From an optimization exercise on the open Yosys and OpenROAD flow, aimed at small area, a short achievable clock period and few clock cycles; shortcuts taken in it are not production practice. The RTL was checked by simulation tests, not by an equivalence proof against the original design.

Figure 1. PDN straps and rails.
Pins as bars on the die edge.
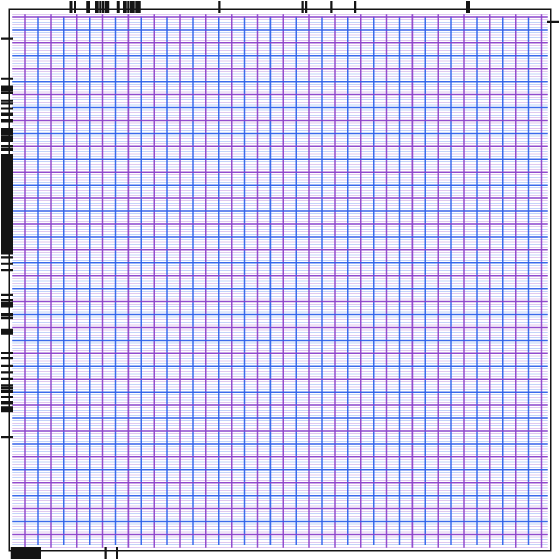
Figure 2. Placed cells, one color a class.
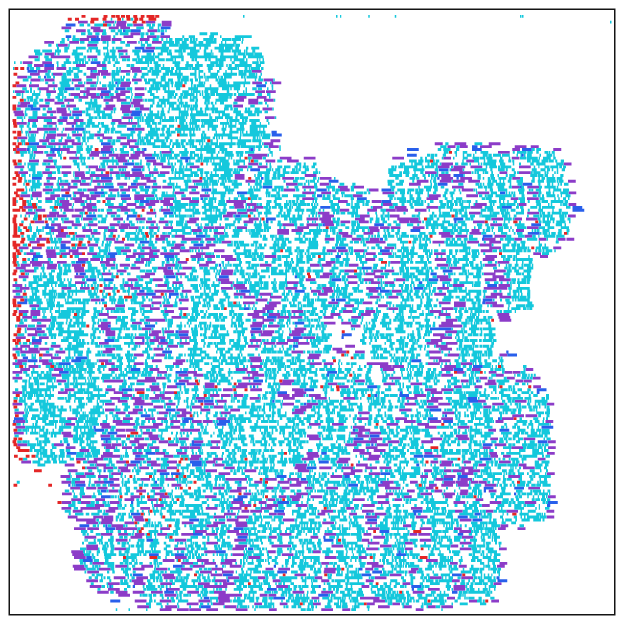
Figure 3. Clock wires, drivers and flops.
Bar = 200 um.
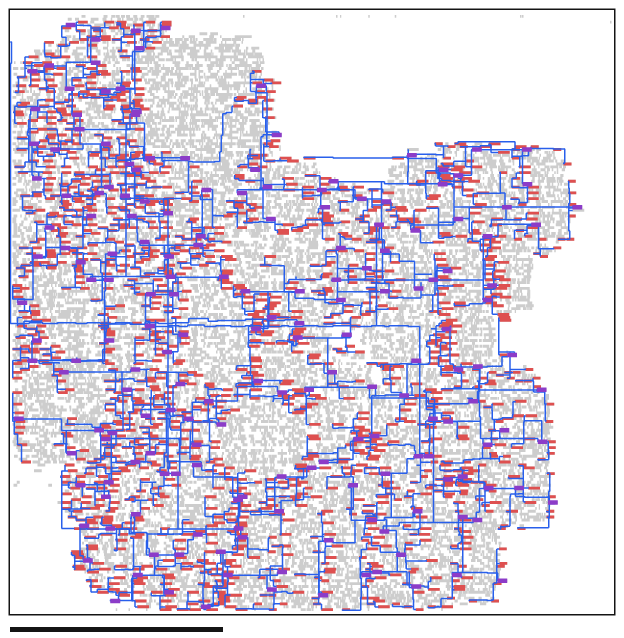
Figure 4. Metal layers overlaid.
Bar = 200 um. Two of the layers only.
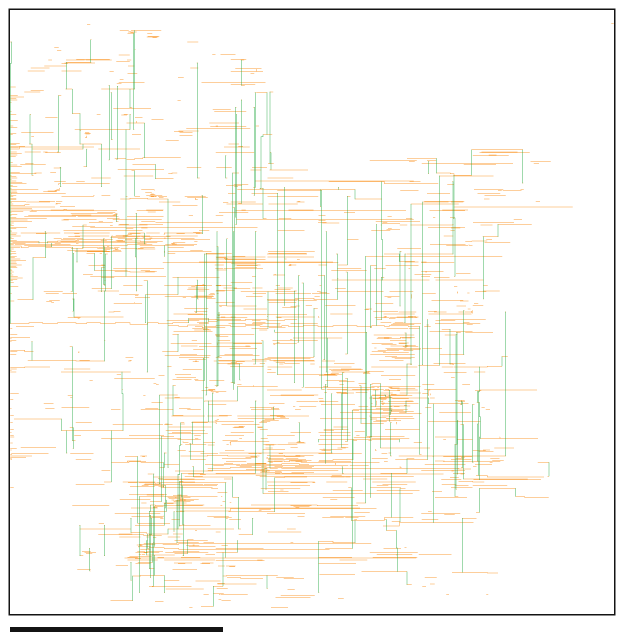
==> design.v <==
module divider10(
	input clk,
	input start,
	input [9:0] dividend,
	input [9:0] divider,
	output ready,
	output [9:0] quotient,
	output [9:0] remainder
);
reg [19:0] qr;
wire [10:0] diff;
assign remainder = qr[19:10];
assign quotient = qr[9:0];
reg [3:0] counter;
assign ready = (counter == 0);
reg [9:0] divider_r;
assign diff = qr[19:9] - {1'b0, divider_r};
always @(posedge clk) begin
		if(start) begin
			counter <= 10;
			qr <= {10'd0, dividend};
			divider_r <= divider;
		end else begin
			if(~ready) begin
				if(diff[10])
					qr <= {qr[18:0], 1'b0};
				else
					qr <= {diff[9:0], qr[8:0], 1'b1};
				counter <= counter - 1;
			end
		end
end
endmodule
module bresenham(
	input clk,
	input [10:0] x1,
	input [10:0] y1,
	input [10:0] x2,
	input [10:0] y2,
	input load,
	output ready,
	output reg [10:0] x,
	output reg [10:0] y,
	input next,
	output finished
);
wire quadrant_c;
wire [9:0] eps_dx_c;
wire [9:0] dy_c;
assign eps_dx_c = x2 - x1;
assign quadrant_c = y2 > y1;
assign dy_c = quadrant_c ? y2 - y1 : y1 - y2;
wire d_ready;
wire [9:0] qy;
wire [9:0] ry;  
assign ready = d_ready;
divider10 divider(
	.clk(clk),
	.start(load),
	.dividend(dy_c),
	.divider(eps_dx_c),
	.ready(d_ready),
	.quotient(qy),
	.remainder(ry)
);
reg quadrant;
reg [9:0] dx;  
reg [10:0] eps;
assign finished = x == x2;
wire [10:0] y_q;
wire eps_le;
assign y_q = quadrant ? y + qy : y - qy;
assign eps_le = eps <= {ry, 1'b0};
always @(posedge clk) begin
	if(load) begin
		eps <= eps_dx_c;
		dx <= eps_dx_c;
		quadrant <= quadrant_c;
		x <= x1;
		y <= y1;
	end else if(next & d_ready & ~finished) begin
		x <= x + 1;
		if(eps_le) begin
			if(quadrant)
				y <= y_q + 1;
			else
				y <= y_q - 1;
			eps <= eps + ({dx, 1'b0} - {ry, 1'b0});
		end else begin
			y <= y_q;
			eps <= eps - {ry, 1'b0};
		end
	end
end
endmodule
module triangle(
	input clk,
	input rst,
	input [10:0] xa,
	input [10:0] ya,
	input [10:0] ua,
	input [10:0] va,
	input [10:0] xb,
	input [10:0] yb,
	input [10:0] ub,
	input [10:0] vb,
	input [10:0] xc,
	input [10:0] yc,
	input [10:0] uc,
	input [10:0] vc,
	input load,
	output reg [10:0] x,
	output reg [10:0] y,
	output [10:0] u,
	output [10:0] v,
	input next,
	output reg ready,
	output reg finished
);
reg nextline;
wire readyAB;
wire readyAC;
wire readyBC;
wire finishedAB;
wire finishedAC;
wire finishedBC;
wire [10:0] xAB;
wire [10:0] xAC;
wire [10:0] xBC;
wire swapBC;
assign swapBC = yc < yb;
bresenham lineAB(
	.clk(clk),
	.x1(ya),
	.y1(xa),
	.x2(yb),
	.y2(xb),
	.load(load),
	.ready(readyAB),
	.x(),
	.y(xAB),
	.next(nextline),
	.finished(finishedAB)
);
bresenham lineAC(
	.clk(clk),
	.x1(ya),
	.y1(xa),
	.x2(yc),
	.y2(xc),
	.load(load),
	.ready(readyAC),
	.x(),
	.y(xAC),
	.next(nextline),
	.finished(finishedAC)
);
bresenham lineBC(
	.clk(clk),
	.x1(swapBC ? yc : yb),
	.y1(swapBC ? xc : xb),
	.x2(swapBC ? yb : yc),
	.y2(swapBC ? xb : xc),
	.load(load),
	.ready(readyBC),
	.x(),
	.y(xBC),
	.next(nextline & (finishedAB | finishedAC)),
	.finished(finishedBC)
);
wire [10:0] xmin;
wire [10:0] xmax;
assign xmin = finishedAB ? xBC : xAB;
assign xmax = (finishedAC & ~finishedAB)	 
	| (finishedAB & finishedBC)		 
	? xBC : xAC; 
wire readyuAB;
wire readyuAC;
wire readyuBC;
wire [10:0] uAB;
wire [10:0] uAC;
wire [10:0] uBC;
bresenham buAB(
	.clk(clk),
	.x1(ya),
	.y1(ua),
	.x2(yb),
	.y2(ub),
	.load(load),
	.ready(readyuAB),
	.x(),
	.y(uAB),
	.next(nextline),
	.finished()
);
bresenham buAC(
	.clk(clk),
	.x1(ya),
	.y1(ua),
	.x2(yc),
	.y2(uc),
	.load(load),
	.ready(readyuAC),
	.x(),
	.y(uAC),
	.next(nextline),
	.finished()
);
bresenham buBC(
	.clk(clk),
	.x1(swapBC ? yc : yb),
	.y1(swapBC ? uc : ub),
	.x2(swapBC ? yb : yc),
	.y2(swapBC ? ub : uc),
	.load(load),
	.ready(readyuBC),
	.x(),
	.y(uBC),
	.next(nextline & (finishedAB | finishedAC)),
	.finished()
);
wire [10:0] umin;
wire [10:0] umax;
assign umin = finishedAB ? uBC : uAB;
assign umax = (finishedAC & ~finishedAB) ? uBC : uAC;
wire readyvAB;
wire readyvAC;
wire readyvBC;
wire [10:0] vAB;
wire [10:0] vAC;
wire [10:0] vBC;
bresenham bvAB(
	.clk(clk),
	.x1(ya),
	.y1(va),
	.x2(yb),
	.y2(vb),
	.load(load),
	.ready(readyvAB),
	.x(),
	.y(vAB),
	.next(nextline),
	.finished()
);
bresenham bvAC(
	.clk(clk),
	.x1(ya),
	.y1(va),
	.x2(yc),
	.y2(vc),
	.load(load),
	.ready(readyvAC),
	.x(),
	.y(vAC),
	.next(nextline),
	.finished()
);
bresenham bvBC(
	.clk(clk),
	.x1(swapBC ? yc : yb),
	.y1(swapBC ? vc : vb),
	.x2(swapBC ? yb : yc),
	.y2(swapBC ? vb : vc),
	.load(load),
	.ready(readyvBC),
	.x(),
	.y(vBC),
	.next(nextline & (finishedAB | finishedAC)),
	.finished()
);
wire [10:0] vmin;
wire [10:0] vmax;
assign vmin = finishedAB ? vBC : vAB;
assign vmax = (finishedAC & ~finishedAB) ? vBC : vAC;
reg loadpixel;
reg nextpixel;
wire readybupixel;
bresenham bupixel(
	.clk(clk),
	.x1(xmin),
	.y1(umin),
	.x2(xmax),
	.y2(umax),
	.load(loadpixel),
	.ready(readybupixel),
	.x(),
	.y(u),
	.next(nextpixel),
	.finished()
);
wire readybvpixel;
bresenham bvpixel(
	.clk(clk),
	.x1(xmin),
	.y1(vmin),
	.x2(xmax),
	.y2(vmax),
	.load(loadpixel),
	.ready(readybvpixel),
	.x(),
	.y(v),
	.next(nextpixel),
	.finished()
);
reg [3:0] state;
reg [3:0] next_state;
parameter IDLE = 0, INITWAIT = 1, START_DRAWH = 2, UVWAIT = 3, DRAWH = 4;
reg [10:0] x_next;
reg [10:0] y_next;
always @(posedge clk or posedge rst) begin
	if(rst) begin
		state <= IDLE;
		x <= 0;
		y <= 0;
	end else begin
		state <= next_state;
		x <= x_next;
		y <= y_next;
	end
end
always @(*) begin
	next_state = IDLE;
	x_next = x;
	y_next = y;
	finished = 1'b0;
	ready = 1'b0;
	nextline = 1'b0;
	loadpixel = 1'b0;
	nextpixel = 1'b0;
	case(state)
		IDLE: begin
			finished = 1'b1;
			ready = 1'b0;
			x_next = xa;
			y_next = ya;
			if(load)
				next_state = INITWAIT;
			else
				next_state = IDLE;
		end
		INITWAIT: begin
			if(readyAB & readyAC & readyBC
			 & readyuAB & readyuAC & readyuBC
			 & readyvAB & readyvAC & readyvBC)
				next_state = START_DRAWH;
			else
				next_state = INITWAIT;
		end
		START_DRAWH: begin
			x_next = xmin;
			loadpixel = 1'b1;
			next_state = UVWAIT;
		end
		UVWAIT: begin
			if(readybupixel & readybvpixel)
				next_state = DRAWH;
			else
				next_state = UVWAIT;
		end
		DRAWH: begin
			ready = 1'b1;
			if(next) begin
				nextpixel = 1'b1;
				if(x == xmax) begin
					if(finishedAB & finishedAC & finishedBC)
						next_state = IDLE;
					else begin
						y_next = y + 1;
						nextline = 1'b1;
						next_state = START_DRAWH;
					end
				end else begin
					x_next = x + 1;
					next_state = DRAWH;
				end
			end else begin
				next_state = DRAWH;
			end
		end
	endcase
end
endmodule
module triangleany(
	input clk,
	input rst,
	input [10:0] xa,
	input [10:0] ya,
	input [10:0] ua,
	input [10:0] va,
	input [10:0] xb,
	input [10:0] yb,
	input [10:0] ub,
	input [10:0] vb,
	input [10:0] xc,
	input [10:0] yc,
	input [10:0] uc,
	input [10:0] vc,
	input load,
	output [10:0] x,
	output [10:0] y,
	output [10:0] u,
	output [10:0] v,
	input next,
	output ready,
	output finished
);
reg [3:0] state;
reg [3:0] next_state;
parameter IDLERUN = 0, CHOOSEA = 1, CHOOSEBC = 2, START= 3;
reg [10:0] xA;
reg [10:0] yA;
reg [10:0] uA;
reg [10:0] vA;
reg [10:0] xB;
reg [10:0] yB;
reg [10:0] uB;
reg [10:0] vB;
reg [10:0] xC;
reg [10:0] yC;
reg [10:0] uC;
reg [10:0] vC;
reg loadall;
reg swapAB;
reg swapAC;
reg swapBC;
reg triangleload;
wire triangleready;
wire trianglefinished;
triangle dut(
	.clk(clk),
	.rst(rst),
	.xa(xA),
	.ya(yA),
	.ua(uA),
	.va(vA),
	.xb(xB),
	.yb(yB),
	.ub(uB),
	.vb(vB),
	.xc(xC),
	.yc(yC),
	.uc(uC),
	.vc(vC),
	.load(triangleload),
	.x(x),
	.y(y),
	.u(u),
	.v(v),
	.next(next),
	.ready(triangleready),
	.finished(trianglefinished)
);
always @(posedge clk or posedge rst) begin
	if(rst) begin
		state <= IDLERUN;
		xA <= 0;
		yA <= 0;
		uA <= 0;
		vA <= 0;
		xB <= 0;
		yB <= 0;
		uB <= 0;
		vB <= 0;
		xC <= 0;
		yC <= 0;
		uC <= 0;
		vC <= 0;
	end else begin
		state <= next_state;
		if(loadall) begin
			xA <= xa;
			yA <= ya;
			uA <= ua;
			vA <= va;
			xB <= xb;
			yB <= yb;
			uB <= ub;
			vB <= vb;
			xC <= xc;
			yC <= yc;
			uC <= uc;
			vC <= vc;
		end else begin
			if(swapAB) begin
				xA <= xB;
				yA <= yB;
				uA <= uB;
				vA <= vB;
				xB <= xA;
				yB <= yA;
				uB <= uA;
				vB <= vA;
			end else if(swapAC) begin
				xA <= xC;
				yA <= yC;
				uA <= uC;
				vA <= vC;
				xC <= xA;
				yC <= yA;
				uC <= uA;
				vC <= vA;
			end else if(swapBC) begin
				xB <= xC;
				yB <= yC;
				uB <= uC;
				vB <= vC;
				xC <= xB;
				yC <= yB;
				uC <= uB;
				vC <= vB;
			end
		end
	end
end
assign ready = (state == IDLERUN) & triangleready;
assign finished = (state == IDLERUN) & trianglefinished;
always @(*) begin
	next_state = IDLERUN;
	triangleload = 1'b0;
	loadall = 1'b0;
	swapAB = 1'b0;
	swapAC = 1'b0;
	swapBC = 1'b0;
	case(state)
		IDLERUN: begin
			if(load) begin
				loadall = 1'b1;
				next_state = CHOOSEA;
			end else
				next_state = IDLERUN;
		end
		CHOOSEA: begin
			swapAB = (yB < yA) & (yB < yC);
			swapAC = (yC < yA) & (yC < yB);
			next_state = CHOOSEBC;
		end
		CHOOSEBC: begin
			swapBC = (xC < xB);
			next_state = START;
		end
		START: begin
			triangleload = 1'b1;
			next_state = IDLERUN;
		end
	endcase
end
endmodule
module fetchmesh(
	input clk,
	input rst,
	output [31:0] mwb_adr_o,
	output reg mwb_stb_o,
	input mwb_ack_i,
	input [31:0] mwb_dat_i,
	input [29:0] meshaddr,		 
	input [6:0] mesh_count_x,	 
	input [10:0] mesh_size_x,	 
	input [6:0] mesh_count_y,	 
	input [10:0] mesh_size_y,	 
	input start,
	output reg finished,
	output [10:0] td_xa,
	output [10:0] td_ya,
	output [10:0] ts_xa,
	output [10:0] ts_ya,
	output [10:0] td_xb,
	output [10:0] td_yb,
	output [10:0] ts_xb,
	output [10:0] ts_yb,
	output [10:0] td_xc,
	output [10:0] td_yc,
	output [10:0] ts_xc,
	output [10:0] ts_yc,
	output reg t_load,
	input t_finished
);
reg [29:0] adr_w;
assign mwb_adr_o = {adr_w, 2'b00};
reg [6:0] remain_meshx;
reg reset_remain_meshx;
reg dec_remain_meshx;
reg [6:0] remain_meshy;
reg reset_remain_meshy;
reg dec_remain_meshy;
reg reset_meshix;
reg inc_meshix;
reg dec_meshix;
reg reset_meshiy;
reg inc_meshiy;
reg dec_meshiy;
reg [10:0] dst_topleftx;
reg [10:0] dst_toplefty;
reg [10:0] dst_toprightx;
reg [10:0] dst_toprighty;
reg [10:0] dst_bottomleftx;
reg [10:0] dst_bottomlefty;
reg [10:0] dst_bottomrightx;
reg [10:0] dst_bottomrighty;
reg shiftright;
reg loaddst_topleft;
reg loaddst_topright;
reg loaddst_bottomleft;
reg loaddst_bottomright;
reg [10:0] src_topleftx;
reg [10:0] src_toplefty;
reg [10:0] src_toprightx;
reg [10:0] src_toprighty;
reg [10:0] src_bottomleftx;
reg [10:0] src_bottomlefty;
reg [10:0] src_bottomrightx;
reg [10:0] src_bottomrighty;
reg reset_srcx;
reg inc_srcx;
reg reset_srcy;
reg inc_srcy;
reg bottom_triangle;
reg [2:0] state;
reg [2:0] next_state;
parameter IDLE = 0, FETCH_TOPLEFT = 1, FETCH_BOTTOMLEFT = 2, FETCH_TOPRIGHT = 3, FETCH_BOTTOMRIGHT = 4,
	LOAD_TRIANGLE = 5, LOAD_TRIANGLE_BOTTOM = 6, NEXT_SQUARE = 7;
always @(posedge clk or posedge rst) begin
	if(rst) begin
		state <= IDLE;
		remain_meshx <= 0;
		remain_meshy <= 0;
		adr_w <= 0;
		dst_topleftx <= 0;
		dst_toplefty <= 0;
		dst_toprightx <= 0;
		dst_toprighty <= 0;
		dst_bottomleftx <= 0;
		dst_bottomlefty <= 0;
		dst_bottomrightx <= 0;
		dst_bottomrighty <= 0;
		src_topleftx <= 0;
		src_toplefty <= 0;
		src_toprightx <= 0;
		src_toprighty <= 0;
		src_bottomleftx <= 0;
		src_bottomlefty <= 0;
		src_bottomrightx <= 0;
		src_bottomrighty <= 0;
	end else begin
		state <= next_state;
		if(reset_remain_meshx)
			remain_meshx <= mesh_count_x;
		else if(dec_remain_meshx)
			remain_meshx <= remain_meshx - 1;
		if(reset_remain_meshy)
			remain_meshy <= mesh_count_y;
		else if(dec_remain_meshy)
			remain_meshy <= remain_meshy - 1;
		if(reset_meshix)
			adr_w[6:0] <= meshaddr[6:0];
		else if(inc_meshix)
			adr_w[6:0] <= adr_w[6:0] + 1;
		else if(dec_meshix)
			adr_w[6:0] <= adr_w[6:0] - 1;
		if(reset_meshiy)
			adr_w[29:7] <= meshaddr[29:7];
		else if(inc_meshiy)
			adr_w[29:7] <= adr_w[29:7] + 1;
		else if(dec_meshiy)
			adr_w[29:7] <= adr_w[29:7] - 1;
		if(shiftright) begin
			dst_topleftx <= dst_toprightx;
			dst_toplefty <= dst_toprighty;
			dst_bottomleftx <= dst_bottomrightx;
			dst_bottomlefty <= dst_bottomrighty;
		end else begin
			if(loaddst_topleft) begin
				dst_topleftx <= mwb_dat_i[10:0];
				dst_toplefty <= mwb_dat_i[26:16];
			end
			if(loaddst_bottomleft) begin
				dst_bottomleftx <= mwb_dat_i[10:0];
				dst_bottomlefty <= mwb_dat_i[26:16];
			end
		end
		if(loaddst_topright) begin
			dst_toprightx <= mwb_dat_i[10:0];
			dst_toprighty <= mwb_dat_i[26:16];
		end
		if(loaddst_bottomright) begin
			dst_bottomrightx <= mwb_dat_i[10:0];
			dst_bottomrighty <= mwb_dat_i[26:16];
		end
		if(reset_srcx) begin
			src_topleftx <= 0;
			src_toprightx <= mesh_size_x;
			src_bottomleftx <= 0;
			src_bottomrightx <= mesh_size_x;
		end else if(inc_srcx) begin
			src_topleftx <= src_topleftx + mesh_size_x;
			src_toprightx <= src_toprightx + mesh_size_x;
			src_bottomleftx <= src_bottomleftx + mesh_size_x;
			src_bottomrightx <= src_bottomrightx + mesh_size_x;
		end
		if(reset_srcy) begin
			src_toplefty <= 0;
			src_toprighty <= 0;
			src_bottomlefty <= mesh_size_y;
			src_bottomrighty <= mesh_size_y;
		end else if(inc_srcy) begin
			src_toplefty <= src_toplefty + mesh_size_y;
			src_toprighty <= src_toprighty + mesh_size_y;
			src_bottomlefty <= src_bottomlefty + mesh_size_y;
			src_bottomrighty <= src_bottomrighty + mesh_size_y;
		end
	end
end
assign td_xa = bottom_triangle ? dst_bottomrightx : dst_topleftx;
assign td_ya = bottom_triangle ? dst_bottomrighty : dst_toplefty;
assign ts_xa = bottom_triangle ? src_bottomrightx : src_topleftx;
assign ts_ya = bottom_triangle ? src_bottomrighty : src_toplefty;
assign td_xb = dst_bottomleftx;
assign td_yb = dst_bottomlefty;
assign ts_xb = src_bottomleftx;
assign ts_yb = src_bottomlefty;
assign td_xc = dst_toprightx;
assign td_yc = dst_toprighty;
assign ts_xc = src_toprightx;
assign ts_yc = src_toprighty;
always @(*) begin
	next_state = IDLE;
	finished = 0;
	reset_remain_meshx = 0;
	dec_remain_meshx = 0;
	reset_remain_meshy = 0;
	dec_remain_meshy = 0;
	reset_meshix = 0;
	inc_meshix = 0;
	dec_meshix = 0;
	reset_meshiy = 0;
	inc_meshiy = 0;
	dec_meshiy = 0;
	mwb_stb_o = 0;
	shiftright = 0;
	loaddst_topleft = 0;
	loaddst_topright = 0;
	loaddst_bottomleft = 0;
	loaddst_bottomright = 0;
	t_load = 0;
	reset_srcx = 0;
	inc_srcx = 0;
	reset_srcy = 0;
	inc_srcy = 0;
	bottom_triangle = 1'b0;
	case(state)
		IDLE: begin
			finished = 1;
			reset_meshix = 1;
			reset_remain_meshx = 1;
			reset_meshiy = 1;
			reset_remain_meshy = 1;
			reset_srcx = 1;
			reset_srcy = 1;
			if(start)
				next_state = FETCH_TOPLEFT;
			else
				next_state = IDLE;
		end
		FETCH_TOPLEFT: begin
			mwb_stb_o = 1;
			loaddst_topleft = 1;
			if(mwb_ack_i) begin
				inc_meshiy = 1;
				next_state = FETCH_BOTTOMLEFT;
			end else
				next_state = FETCH_TOPLEFT;
		end
		FETCH_BOTTOMLEFT: begin
			mwb_stb_o = 1;
			loaddst_bottomleft = 1;
			if(mwb_ack_i) begin
				inc_meshix = 1;
				dec_meshiy = 1;
				next_state = FETCH_TOPRIGHT;
			end else
				next_state = FETCH_BOTTOMLEFT;
		end
		FETCH_TOPRIGHT: begin
			mwb_stb_o = 1;
			loaddst_topright = 1;
			if(mwb_ack_i) begin
				inc_meshiy = 1;
				next_state = FETCH_BOTTOMRIGHT;
			end else
				next_state = FETCH_TOPRIGHT;
		end
		FETCH_BOTTOMRIGHT: begin
			mwb_stb_o = 1;
			loaddst_bottomright = 1;
			if(mwb_ack_i) begin
				dec_meshiy = 1;
				next_state = LOAD_TRIANGLE;
			end else
				next_state = FETCH_BOTTOMRIGHT;
		end
		LOAD_TRIANGLE: begin
			bottom_triangle = 0;
			if(t_finished) begin
				t_load = 1;
				next_state = LOAD_TRIANGLE_BOTTOM;
			end else
				next_state = LOAD_TRIANGLE;
		end
		LOAD_TRIANGLE_BOTTOM: begin
			bottom_triangle = 1;
			if(t_finished) begin
				t_load = 1;
				next_state = NEXT_SQUARE;
			end else
				next_state = LOAD_TRIANGLE_BOTTOM;
		end
		NEXT_SQUARE: begin
			if(remain_meshx == 0) begin
				reset_srcx = 1;
				inc_srcy = 1;
				dec_remain_meshy = 1;
				reset_meshix = 1;
				reset_remain_meshx = 1;
				inc_meshiy = 1;
				if(remain_meshy == 0)
					next_state = IDLE;
				else
					next_state = FETCH_TOPLEFT;
			end else begin
				shiftright = 1;
				inc_srcx = 1;
				inc_meshix = 1;
				dec_remain_meshx = 1;
				next_state = FETCH_TOPRIGHT;
			end
		end
	endcase
end
endmodule
module boundarycheck(
	input clk,
	input rst,
	input [10:0] hres,
	input [10:0] vres,
	input [10:0] td_x,
	input [10:0] td_y,
	input [10:0] ts_x,
	input [10:0] ts_y,
	input t_ready,
	output t_next,
	output reg [10:0] td_x_checked,
	output reg [10:0] td_y_checked,
	output reg [10:0] ts_x_checked,
	output reg [10:0] ts_y_checked,
	output reg bc_ready,
	input bc_next
);
wire passed;
assign passed = (td_x < hres) & (td_y < vres) & (ts_x < hres) & (ts_y < vres);
assign t_next = ~passed | (~bc_ready | bc_next);
always @(posedge rst or posedge clk) begin
	if(rst) begin
		td_x_checked <= 0;
		td_y_checked <= 0;
		ts_x_checked <= 0;
		ts_y_checked <= 0;
		bc_ready <= 0;
	end else begin
		if(passed & t_ready & (~bc_ready | bc_next)) begin
			td_x_checked <= td_x;
			td_y_checked <= td_y;
			ts_x_checked <= ts_x;
			ts_y_checked <= ts_y;
			bc_ready <= 1;
		end else
			if(bc_next) bc_ready <= 0;
	end
end
endmodule
module pixeladdresses(
	input clk,
	input rst,
	input [10:0] hres,
	input [29:0] inaddr,
	input [29:0] outaddr,
	input [10:0] td_x,
	input [10:0] td_y,
	input [10:0] ts_x,
	input [10:0] ts_y,
	input t_ready,
	output t_next,
	output reg [29:0] s_addr,
	output reg [29:0] d_addr,
	output reg pa_ready,
	input pa_next
);
assign t_next = ~pa_ready | pa_next;
always @(posedge clk or posedge rst) begin
	if(rst) begin
		s_addr <= 0;
		d_addr <= 0;
		pa_ready <= 0;
	end else begin
		if(t_ready & (~pa_ready | pa_next)) begin
			s_addr <= inaddr + hres*ts_y + ts_x;
			d_addr <= outaddr + hres*td_y + td_x;
			pa_ready <= 1;
		end else if(pa_next)
			if(pa_next) pa_ready <= 0;
	end
end
endmodule
module fetchsource(
	input clk,
	input rst,
	input [29:0] s_addr,
	output reg [23:0] s_data,
	input pa_ready,
	output pa_next,
	output [31:0] mwb_adr_o,
	output mwb_stb_o,
	input mwb_ack_i,
	input [31:0] mwb_dat_i,
	input [29:0] d_addr,
	output reg [29:0] d_addr2,
	output reg fs_ready,
	input fs_next
);
assign pa_next = fs_next & mwb_ack_i;
assign mwb_adr_o = {s_addr, 2'b00};
assign mwb_stb_o = pa_ready & ~fs_ready;
always @(posedge clk or posedge rst) begin
	if(rst) begin
		s_data <= 0;
		fs_ready <= 0;
		d_addr2 <= 0;
	end else begin
		if(fs_next) begin
			if(pa_ready & mwb_ack_i) begin
				s_data <= mwb_dat_i[23:0];
				d_addr2 <= d_addr;
				fs_ready <= 1;
			end else
				fs_ready <= 0;
		end
	end
end
endmodule
module decay(
	input clk,
	input rst,
	input [7:0] decay,  
	input fs_ready,
	output fs_next,
	input [23:0] s_data,
	output reg [23:0] d_data,
	output reg d_ready,
	input d_next,
	input [29:0] d_addr,
	output reg [29:0] d_addr2
);
assign fs_next = ~d_ready | d_next;
wire [15:0] decay1;
wire [15:0] decay2;
wire [15:0] decay3;
assign decay1 = s_data[23:16] * decay;
assign decay2 = s_data[15:8]  * decay;
assign decay3 = s_data[7:0]   * decay;
always @(posedge clk or posedge rst) begin
	if(rst) begin
		d_data <= 0;
		d_ready <= 0;
		d_addr2 <= 0;
	end else begin
		if(fs_ready & (~d_ready | d_next)) begin
			d_data <= decay == 8'hff ? s_data : {decay1[15:8], decay2[15:8], decay3[15:8]};
			d_addr2 <= d_addr;
			d_ready <= 1;
		end else
			if(d_next) d_ready <= 0;
	end
end
endmodule
module writedest(
	input clk,
	input rst,
	input [29:0] d_addr,
	input [23:0] d_data,
	input d_ready,
	output d_next,
	output reg [31:0] mwb_adr_o,
	output reg mwb_stb_o,  
	input mwb_ack_i,
	output reg [31:0] mwb_dat_o,
	output [3:0] mwb_sel_o
);
assign mwb_sel_o = 4'b0111;
assign d_next = ~mwb_stb_o | mwb_ack_i;
always @(posedge clk or posedge rst) begin
	if(rst) begin
		mwb_adr_o <= 0;
		mwb_stb_o <= 0;
		mwb_dat_o <= 0;
	end else begin
		if(mwb_ack_i) begin
			if(d_ready) begin
				mwb_adr_o <= {d_addr, 2'b00};
				mwb_dat_o <= {8'h00, d_data};
				mwb_stb_o <= 1;
			end else
				mwb_stb_o <= 0;
		end else begin
			if(d_ready & ~mwb_stb_o) begin
				mwb_adr_o <= {d_addr, 2'b00};
				mwb_dat_o <= {8'h00, d_data};
				mwb_stb_o <= 1;
			end
		end
	end
end
endmodule
module roundrobin3(clk, rst, req, gnt);
input		clk;
input		rst;
input	[2:0]	req;		 
output	[2:0]	gnt; 		 
parameter	[2:0]
                grant0 = 3'b001,
                grant1 = 3'b010,
                grant2 = 3'b100;
reg [2:0]	state, next_state;
assign	gnt = state;
always@(posedge clk or posedge rst)
	if(rst)		state <= grant0;
	else		state <= next_state;
always @(*) begin
	next_state = state;	 
	case(state)
	   grant0:
		if(!req[0])
		   begin
			if(req[1])	next_state = grant1;
			else
			if(req[2])	next_state = grant2;
		   end
	   grant1:
		if(!req[1])
		   begin
			if(req[2])	next_state = grant2;
			else
			if(req[0])	next_state = grant0;
		   end
	   grant2:
		if(!req[2])
		   begin
			if(req[0])	next_state = grant0;
			else
			if(req[1])	next_state = grant1;
		   end
	endcase
end
endmodule
module arbiter3(
	input wb_clk_i,
	input wb_rst_i,
	output [31:0] mwb_adr_o,
	output mwb_stb_o,
	output mwb_we_o,
	input mwb_ack_i,
	output [31:0] mwb_dat_o,
	input [31:0] mwb_dat_i,
	output [3:0] mwb_sel_o,
	input [31:0] s0wb_adr_i,
	input s0wb_stb_i,
	input s0wb_we_i,
	output s0wb_ack_o,
	input [31:0] s0wb_dat_i,
	output [31:0] s0wb_dat_o,
	input [3:0] s0wb_sel_i,
	input [31:0] s1wb_adr_i,
	input s1wb_stb_i,
	input s1wb_we_i,
	output s1wb_ack_o,
	input [31:0] s1wb_dat_i,
	output [31:0] s1wb_dat_o,
	input [3:0] s1wb_sel_i,
	input [31:0] s2wb_adr_i,
	input s2wb_stb_i,
	input s2wb_we_i,
	output s2wb_ack_o,
	input [31:0] s2wb_dat_i,
	output [31:0] s2wb_dat_o,
	input [3:0] s2wb_sel_i
);
wire [2:0] gnt;
roundrobin3 roundrobin3(
	.clk(wb_clk_i),
	.rst(wb_rst_i),
	.req({s2wb_stb_i, s1wb_stb_i, s0wb_stb_i}),
	.gnt(gnt)
);
assign mwb_adr_o = ({32{gnt[2]}} & s2wb_adr_i)|({32{gnt[1]}} & s1wb_adr_i)|({32{gnt[0]}} & s0wb_adr_i);
assign mwb_stb_o = (gnt[2] & s2wb_stb_i)|(gnt[1] & s1wb_stb_i)|(gnt[0] & s0wb_stb_i);
assign mwb_we_o = (gnt[2] & s2wb_we_i)|(gnt[1] & s1wb_we_i)|(gnt[0] & s0wb_we_i);
assign mwb_dat_o = ({32{gnt[2]}} & s2wb_dat_i)|({32{gnt[1]}} & s1wb_dat_i)|({32{gnt[0]}} & s0wb_dat_i);
assign mwb_sel_o = ({4{gnt[2]}} & s2wb_sel_i)|({4{gnt[1]}} & s1wb_sel_i)|({4{gnt[0]}} & s0wb_sel_i);
assign s2wb_ack_o = gnt[2] & mwb_ack_i;
assign s2wb_dat_o = mwb_dat_i;
assign s1wb_ack_o = gnt[1] & mwb_ack_i;
assign s1wb_dat_o = mwb_dat_i;
assign s0wb_ack_o = gnt[0] & mwb_ack_i;
assign s0wb_dat_o = mwb_dat_i;
endmodule
module warpreg(
	input wb_clk_i,
	input wb_rst_i,
	input [31:0] wb_adr_i,
	input wb_cyc_i,
	input wb_stb_i,
	input wb_we_i,
	output wb_ack_o,
	output reg [31:0] wb_dat_o,
	input [31:0] wb_dat_i,
	output enabled_write,		 
	input enabled_read,		 
	output reg [10:0] hres,		 
	output reg [10:0] vres,		 
	output reg [29:0] inaddr,	 
	output reg [29:0] outaddr,	 
	output reg [7:0] decay,		 
	output reg [6:0] meshcountx,	 
	output reg [10:0] meshsizex,	 
	output reg [6:0] meshcounty,	 
	output reg [10:0] meshsizey,	 
	output reg [29:0] meshaddr	 
);
always @(posedge wb_clk_i or posedge wb_rst_i) begin
	if(wb_rst_i) begin
		hres <= 640;
		vres <= 480;
		inaddr <= 0;
		outaddr <= 0;
		decay <= 8'h80;
		meshcountx <= 22;
		meshsizex <= 26;
		meshcounty <= 16;
		meshsizey <= 26;
		meshaddr <= 0;
	end else begin
		if(wb_cyc_i & wb_stb_i & wb_we_i) begin
			case(wb_adr_i[5:2])
				4'h1: hres <= wb_dat_i[10:0];
				4'h2: vres <= wb_dat_i[10:0];
				4'h3: inaddr <= wb_dat_i[31:2];
				4'h4: outaddr <= wb_dat_i[31:2];
				4'h5: decay <= wb_dat_i[7:0];
				4'h6: meshcountx <= wb_dat_i[6:0];
				4'h7: meshsizex <= wb_dat_i[10:0];
				4'h8: meshcounty <= wb_dat_i[6:0];
				4'h9: meshsizey <= wb_dat_i[10:0];
				4'ha: meshaddr <= wb_dat_i[31:2];
			endcase
		end
	end
end
assign enabled_write = wb_cyc_i & wb_stb_i & wb_we_i & (wb_adr_i[5:2] == 4'h0) & wb_dat_i[0];
assign wb_ack_o = wb_cyc_i & wb_stb_i;
always @(*) begin
	case(wb_adr_i[5:2])
		4'h0: wb_dat_o = enabled_read;
		4'h1: wb_dat_o = hres;
		4'h2: wb_dat_o = vres;
		4'h3: wb_dat_o = {inaddr, 2'b00};
		4'h4: wb_dat_o = {outaddr, 2'b00};
		4'h5: wb_dat_o = decay;
		4'h6: wb_dat_o = meshcountx;
		4'h7: wb_dat_o = meshsizex;
		4'h8: wb_dat_o = meshcounty;
		4'h9: wb_dat_o = meshsizey;
		4'ha: wb_dat_o = {meshaddr, 2'b00};
		default: wb_dat_o = 32'h00000000;
	endcase
end
endmodule
module warp(
	input wb_clk_i,
	input wb_rst_i,
	output [31:0] mwb_adr_o,
	output mwb_stb_o,
	output mwb_we_o,
	input mwb_ack_i,
	output [31:0] mwb_dat_o,
	input [31:0] mwb_dat_i,
	output [3:0] mwb_sel_o,
	input [31:0] wb_adr_i,
	input wb_cyc_i,
	input wb_stb_i,
	input wb_we_i,
	output wb_ack_o,
	output [31:0] wb_dat_o,
	input [31:0] wb_dat_i
);
wire enabled_read;
wire enabled_write;
wire [10:0] hres;
wire [10:0] vres;
wire [29:0] inaddr;
wire [29:0] outaddr;
wire [7:0] decay;
wire [6:0] meshcountx;
wire [10:0] meshsizex;
wire [6:0] meshcounty;
wire [10:0] meshsizey;
wire [29:0] meshaddr;
warpreg warpreg(
	.wb_clk_i(wb_clk_i),
	.wb_rst_i(wb_rst_i),
	.wb_adr_i(wb_adr_i),
	.wb_cyc_i(wb_cyc_i),
	.wb_stb_i(wb_stb_i),
	.wb_we_i(wb_we_i),
	.wb_ack_o(wb_ack_o),
	.wb_dat_o(wb_dat_o),
	.wb_dat_i(wb_dat_i),
	.enabled_write(enabled_write),
	.enabled_read(enabled_read),
	.hres(hres),
	.vres(vres),
	.inaddr(inaddr),
	.outaddr(outaddr),
	.decay(decay),
	.meshcountx(meshcountx),
	.meshsizex(meshsizex),
	.meshcounty(meshcounty),
	.meshsizey(meshsizey),
	.meshaddr(meshaddr)
);
wire [31:0] fm_mwb_adr_o;
wire fm_mwb_stb_o;
wire fm_mwb_ack_i;
wire [31:0] fm_mwb_dat_i;
wire [31:0] fs_mwb_adr_o;
wire fs_mwb_stb_o;
wire fs_mwb_ack_i;
wire [31:0] fs_mwb_dat_i;
wire [31:0] w_mwb_adr_o;
wire w_mwb_stb_o;
wire w_mwb_ack_i;
wire [31:0] w_mwb_dat_o;
wire [3:0] w_mwb_sel_o;
arbiter3 arbiter3(
	.wb_clk_i(wb_clk_i),
	.wb_rst_i(wb_rst_i),
	.mwb_adr_o(mwb_adr_o),
	.mwb_stb_o(mwb_stb_o),
	.mwb_we_o(mwb_we_o),
	.mwb_ack_i(mwb_ack_i),
	.mwb_dat_o(mwb_dat_o),
	.mwb_dat_i(mwb_dat_i),
	.mwb_sel_o(mwb_sel_o),
	.s0wb_adr_i(fm_mwb_adr_o),
	.s0wb_stb_i(fm_mwb_stb_o),
	.s0wb_we_i(0),
	.s0wb_ack_o(fm_mwb_ack_i),
	.s0wb_dat_i(32'h00000000),
	.s0wb_dat_o(fm_mwb_dat_i),
	.s0wb_sel_i(4'b1111),
	.s1wb_adr_i(fs_mwb_adr_o),
	.s1wb_stb_i(fs_mwb_stb_o),
	.s1wb_we_i(0),
	.s1wb_ack_o(fs_mwb_ack_i),
	.s1wb_dat_i(32'h00000000),
	.s1wb_dat_o(fs_mwb_dat_i),
	.s1wb_sel_i(4'b1111),
	.s2wb_adr_i(w_mwb_adr_o),
	.s2wb_stb_i(w_mwb_stb_o),
	.s2wb_we_i(w_mwb_stb_o),
	.s2wb_ack_o(w_mwb_ack_i),
	.s2wb_dat_i(w_mwb_dat_o),
	.s2wb_dat_o(),
	.s2wb_sel_i(w_mwb_sel_o)
);
wire fm_finished;
wire [10:0] td_xa;
wire [10:0] td_ya;
wire [10:0] ts_xa;
wire [10:0] ts_ya;
wire [10:0] td_xb;
wire [10:0] td_yb;
wire [10:0] ts_xb;
wire [10:0] ts_yb;
wire [10:0] td_xc;
wire [10:0] td_yc;
wire [10:0] ts_xc;
wire [10:0] ts_yc;
wire t_load;
wire t_finished;
fetchmesh fetchmesh(
	.clk(wb_clk_i),
	.rst(wb_rst_i),
	.mwb_adr_o(fm_mwb_adr_o),
	.mwb_stb_o(fm_mwb_stb_o),
	.mwb_ack_i(fm_mwb_ack_i),
	.mwb_dat_i(fm_mwb_dat_i),
	.meshaddr(meshaddr),
	.mesh_count_x(meshcountx),
	.mesh_size_x(meshsizex),
	.mesh_count_y(meshcounty),
	.mesh_size_y(meshsizey),
	.start(enabled_write),
	.finished(fm_finished),
	.td_xa(td_xa),
	.td_ya(td_ya),
	.ts_xa(ts_xa),
	.ts_ya(ts_ya),
	.td_xb(td_xb),
	.td_yb(td_yb),
	.ts_xb(ts_xb),
	.ts_yb(ts_yb),
	.td_xc(td_xc),
	.td_yc(td_yc),
	.ts_xc(ts_xc),
	.ts_yc(ts_yc),
	.t_load(t_load),
	.t_finished(t_finished)
);
wire [10:0] td_x;
wire [10:0] td_y;
wire [10:0] ts_x;
wire [10:0] ts_y;
wire t_next;
wire t_ready;
triangleany triangleany(
	.clk(wb_clk_i),
	.rst(wb_rst_i),
	.xa(td_xa),
	.ya(td_ya),
	.ua(ts_xa),
	.va(ts_ya),
	.xb(td_xb),
	.yb(td_yb),
	.ub(ts_xb),
	.vb(ts_yb),
	.xc(td_xc),
	.yc(td_yc),
	.uc(ts_xc),
	.vc(ts_yc),
	.load(t_load),
	.x(td_x),
	.y(td_y),
	.u(ts_x),
	.v(ts_y),
	.next(t_next),
	.ready(t_ready),
	.finished(t_finished)
);
wire [10:0] td_x_checked;
wire [10:0] td_y_checked;
wire [10:0] ts_x_checked;
wire [10:0] ts_y_checked;
wire bc_ready;
wire bc_next;
boundarycheck boundarycheck(
	.clk(wb_clk_i),
	.rst(wb_rst_i),
	.hres(hres),
	.vres(vres),
	.td_x(td_x),
	.td_y(td_y),
	.ts_x(ts_x),
	.ts_y(ts_y),
	.t_ready(t_ready),
	.t_next(t_next),
	.td_x_checked(td_x_checked),
	.td_y_checked(td_y_checked),
	.ts_x_checked(ts_x_checked),
	.ts_y_checked(ts_y_checked),
	.bc_ready(bc_ready),
	.bc_next(bc_next)
);
wire [29:0] s_addr;
wire [29:0] d_addr;
wire pa_ready;
wire pa_next;
pixeladdresses pixeladdresses(
	.clk(wb_clk_i),
	.rst(wb_rst_i),
	.hres(hres),
	.inaddr(inaddr),
	.outaddr(outaddr),
	.td_x(td_x_checked),
	.td_y(td_y_checked),
	.ts_x(ts_x_checked),
	.ts_y(ts_y_checked),
	.t_ready(bc_ready),
	.t_next(bc_next),
	.s_addr(s_addr),
	.d_addr(d_addr),
	.pa_ready(pa_ready),
	.pa_next(pa_next)
);
wire [23:0] s_data;
wire [29:0] d_addr2;
wire fs_ready;
wire fs_next;
fetchsource fetchsource(
	.clk(wb_clk_i),
	.rst(wb_rst_i),
	.s_addr(s_addr),
	.s_data(s_data),
	.pa_ready(pa_ready),
	.pa_next(pa_next),
	.mwb_adr_o(fs_mwb_adr_o),
	.mwb_stb_o(fs_mwb_stb_o),
	.mwb_ack_i(fs_mwb_ack_i),
	.mwb_dat_i(fs_mwb_dat_i),
	.d_addr(d_addr),
	.d_addr2(d_addr2),
	.fs_ready(fs_ready),
	.fs_next(fs_next)
);
wire d_ready;
wire d_next;
wire [23:0] d_data;
wire [29:0] d_addr3;
decay decayunit(
	.clk(wb_clk_i),
	.rst(wb_rst_i),
	.decay(decay),
	.fs_ready(fs_ready),
	.fs_next(fs_next),
	.s_data(s_data),
	.d_data(d_data),
	.d_ready(d_ready),
	.d_next(d_next),
	.d_addr(d_addr2),
	.d_addr2(d_addr3)
);
writedest writedest(
	.clk(wb_clk_i),
	.rst(wb_rst_i),
	.d_addr(d_addr3),
	.d_data(d_data),
	.d_ready(d_ready),
	.d_next(d_next),
	.mwb_adr_o(w_mwb_adr_o),
	.mwb_stb_o(w_mwb_stb_o),
	.mwb_ack_i(w_mwb_ack_i),
	.mwb_dat_o(w_mwb_dat_o),
	.mwb_sel_o(w_mwb_sel_o)
);
assign enabled_read = ~fm_finished | ~t_finished | bc_ready | pa_ready | fs_ready | d_ready | w_mwb_stb_o;
endmodule
==> run.sh <==
#!/bin/bash
# synth_recipe.tcl (not shown) runs the flow's synth.tcl, then flattens the netlist and writes it again
# the make line also repeats each setting of config.mk as NAME=value (left out here)
make -C /OpenROAD-flow-scripts/flow DESIGN_CONFIG=/design/flow/config.mk WORK_HOME=/design/flow/orfs CLKGATE_MAP_FILE= SYNTH_SCRIPT=/design/flow/synth_recipe.tcl finish
==> config.mk <==
export PLATFORM = sky130hd
export DESIGN_NAME = warp
export DESIGN_NICKNAME = warp
export VERILOG_FILES = /design/flow/design.v
export SDC_FILE = /design/flow/constraint.sdc
export NUM_CORES = 4
export LEC_CHECK = 0
export CAP_MARGIN = 20
export CORE_MARGIN = 2
export CORE_UTILIZATION = 40
export SLEW_MARGIN = 20
==> constraint.sdc <==
create_clock -name core_clock -period 10.0 [get_ports {wb_clk_i}]
set_input_delay 2.0000 -clock core_clock [delete_from_list [all_inputs] [get_ports {wb_clk_i}]]
set_output_delay 2.0000 -clock core_clock [all_outputs]
set_load 0.01 [all_outputs]
==> run summary <==
Clock tree
The H-tree depth is 4. The buffer levels on the longest clock path is 4. In this run, post-CTS hold repair placed 0 buffers. The total clock buffers created by CTS is 187.

Synth
The cell type with the largest total area after synthesis is sky130_fd_sc_hd__dfrtp_1. In the post-synthesis netlist, the biggest area contributors are sky130_fd_sc_hd__dfrtp_1 16%, sky130_fd_sc_hd__ha_1 12%, sky130_fd_sc_hd__edfxtp_1 12%. The sequential area share after synthesis is 0.3056. The fraction of the mapped netlist area in compound gates is 0.1709. The flip-flop and latch count after synthesis is 1483.

The average size of a mapped cell is a little under 9 um^2. The proportion of register bits with asynchronous set or reset after synthesis is 0.5475. The cell count after synthesis is around 14000.

The portion of netlist area occupied by mux cells is 0.05811. The top-area cell type share of the netlist area is 0.1564. The most used flip-flop cell after synthesis is sky130_fd_sc_hd__dfrtp_1. The post-synthesis adder-cell area fraction is 0.1958. The number of enable flip-flop cells after synthesis is between 500 and 600.

Status
The run finished with no timing, DRC or antenna violations.

Critical path
The worst-path maximum fanout is 17. The critical path is of the reg2reg type. The worst setup path is captured at a flip-flop.

The startpoint kind of the worst setup timing path is a flip-flop. For this run, the slowest stage of the critical path takes 0.92 ns. The reg-to-reg startpoint is warpreg.hres[2]$_DFFE_PP0P_.

The slowest stage cell on the critical path is sky130_fd_sc_hd__dfrtp_1. The critical path contains buffers and inverters numbering 5 combined. The worst setup path startpoint is warpreg.hres[2]$_DFFE_PP0P_. Grouping stages by cell kind, the critical path spends the most delay in adder cells.

Detailed routing
The highest metal layer with signal wires is met5. The total via count in the routed design is between 100k and 150k. Wire segments on met3 add up to approximately 28000 um in the final route. The number of iterations in the first detailed-routing pass is 8. The number of DRC violations after detailed-routing iteration 0 is around 8300. In the final routing, the length of wire on met1 measures between 150000 and 200000 um.

Timing
The total of endpoints with negative setup slack in the final report is 0. The total count of max-transition violations in the final report is 0. Derived from the worst setup path, the maximum achievable clock frequency is about 0.12 GHz. The portion of the clock cycle consumed by the worst path in the final layout is 0.8693. Setup repair after global routing left no endpoint under its margin.

Layout
Compared with the post-synthesis result, the final layout area differs by 9.835%. The layout buffering overhead excluding clock cells is 0.02207. The library cell used most frequently in the layout, excluding fill and tap cells, is sky130_fd_sc_hd__inv_1. At the end of the flow the core is filled with cells to 0.4424. For this run, the number of standard cells in the final layout without fillers is about 18000. The fraction of layout instances using a drive strength above 1 is 0.07142.

The number of antenna repair diodes is 9. Non-clock inverters in the final layout number around 1600. After routing the design area is 139600 um^2.

GRT
Entering global routing, the biggest net connects between 150 and 200 pins. The total overflow reported by the global router is 0. The number of antenna violations at the first check in global routing is 21.

In the global route stage, met2 resource usage came out at 0.3621. The global-route usage over all layers is 0.2356. The first global-routing pass estimated slightly below 600000 um of wire. The layer flagged by global routing as most heavily used is met2.

For met1 alone, demand over resource in global routing was 0.3395.

Floorplanning
The die covers ~320000 um^2. The floorplan step set the die width to around 570 um. The number of tapcells is 4160.

The number of standard-cell rows in the floorplan is roughly 210.

Placed design
The placed wire-length estimate is 292300 um. In this run the cell area measured after placement is 133200 um^2. The count of buffers inserted at the top-level ports is 161. The placer congestion estimate is around 0.93.

The number of placed instances, taps included, is ~18000.

Hold path
The worst hold-check path type is reg2reg. The startpoint of the most critical hold path is fetchsource.d_addr2[14]$_DFFE_PP0P_. For hold timing, the worst endpoint is decayunit.d_addr2[14]$_DFFE_PP0P_.

Run
The count of max-cap constraint violations is 0.
Testbench counts, summed over its fixed seeds: cycles 3,692,021.
## Picture notes: Figure 1
purple -> VSS
blue -> VDD
met1 rails = 207
met4 straps = 41
rows = 206
signal pins = 205
met5 straps = 41

## Picture notes: Figure 2
purple -> flops  # cells 1483, share of their area 29%
blue -> clock drivers and dummy loads  # cells 342, share of their area 4.7%
cyan -> combinational and other logic  # cells 12117, share of their area 64%
red -> other buffers and delay cells  # cells 339, share of their area 2.3%

## Picture notes: Figure 3
purple -> clock drivers  # count 187
blue -> clock wires  # length 24.2 mm
red -> flip-flops  # count 1483
flops lie = all over the die

## Picture notes: Figure 4
orange -> metal 3  # wire length 27.9 mm
green -> metal 4  # wire length 11900 um

-- re-timing with driven ports --
Ports are ideal in the flow. The routed layout listed here was re-timed in OpenROAD. Step 1 (the two cells are an assumption about what drives the block):
set clk [get_ports {wb_clk_i}]
set_driving_cell -lib_cell sky130_fd_sc_hd__clkbuf_16 $clk
set_driving_cell -lib_cell sky130_fd_sc_hd__buf_2 [delete_from_list [all_inputs] $clk]
Step 2 moves the port delays by t, midway between the first and last clock arrival at a register: inputs arrive t later, outputs are due t later. That takes back most of the time a late clock gives input paths. Three values: ideal ports, drivers, drivers and shift; two values: the first two.
t (ns): 0.980
setup WS [ns]: 1.307 / 1.307 / 1.307
worst data-port slew with drivers (ns): 0.12
After both steps setup and hold are still met in this run. For this run, drivers alone change the setup slack by 0.000 ns; drivers and shift together by 0.000 ns.
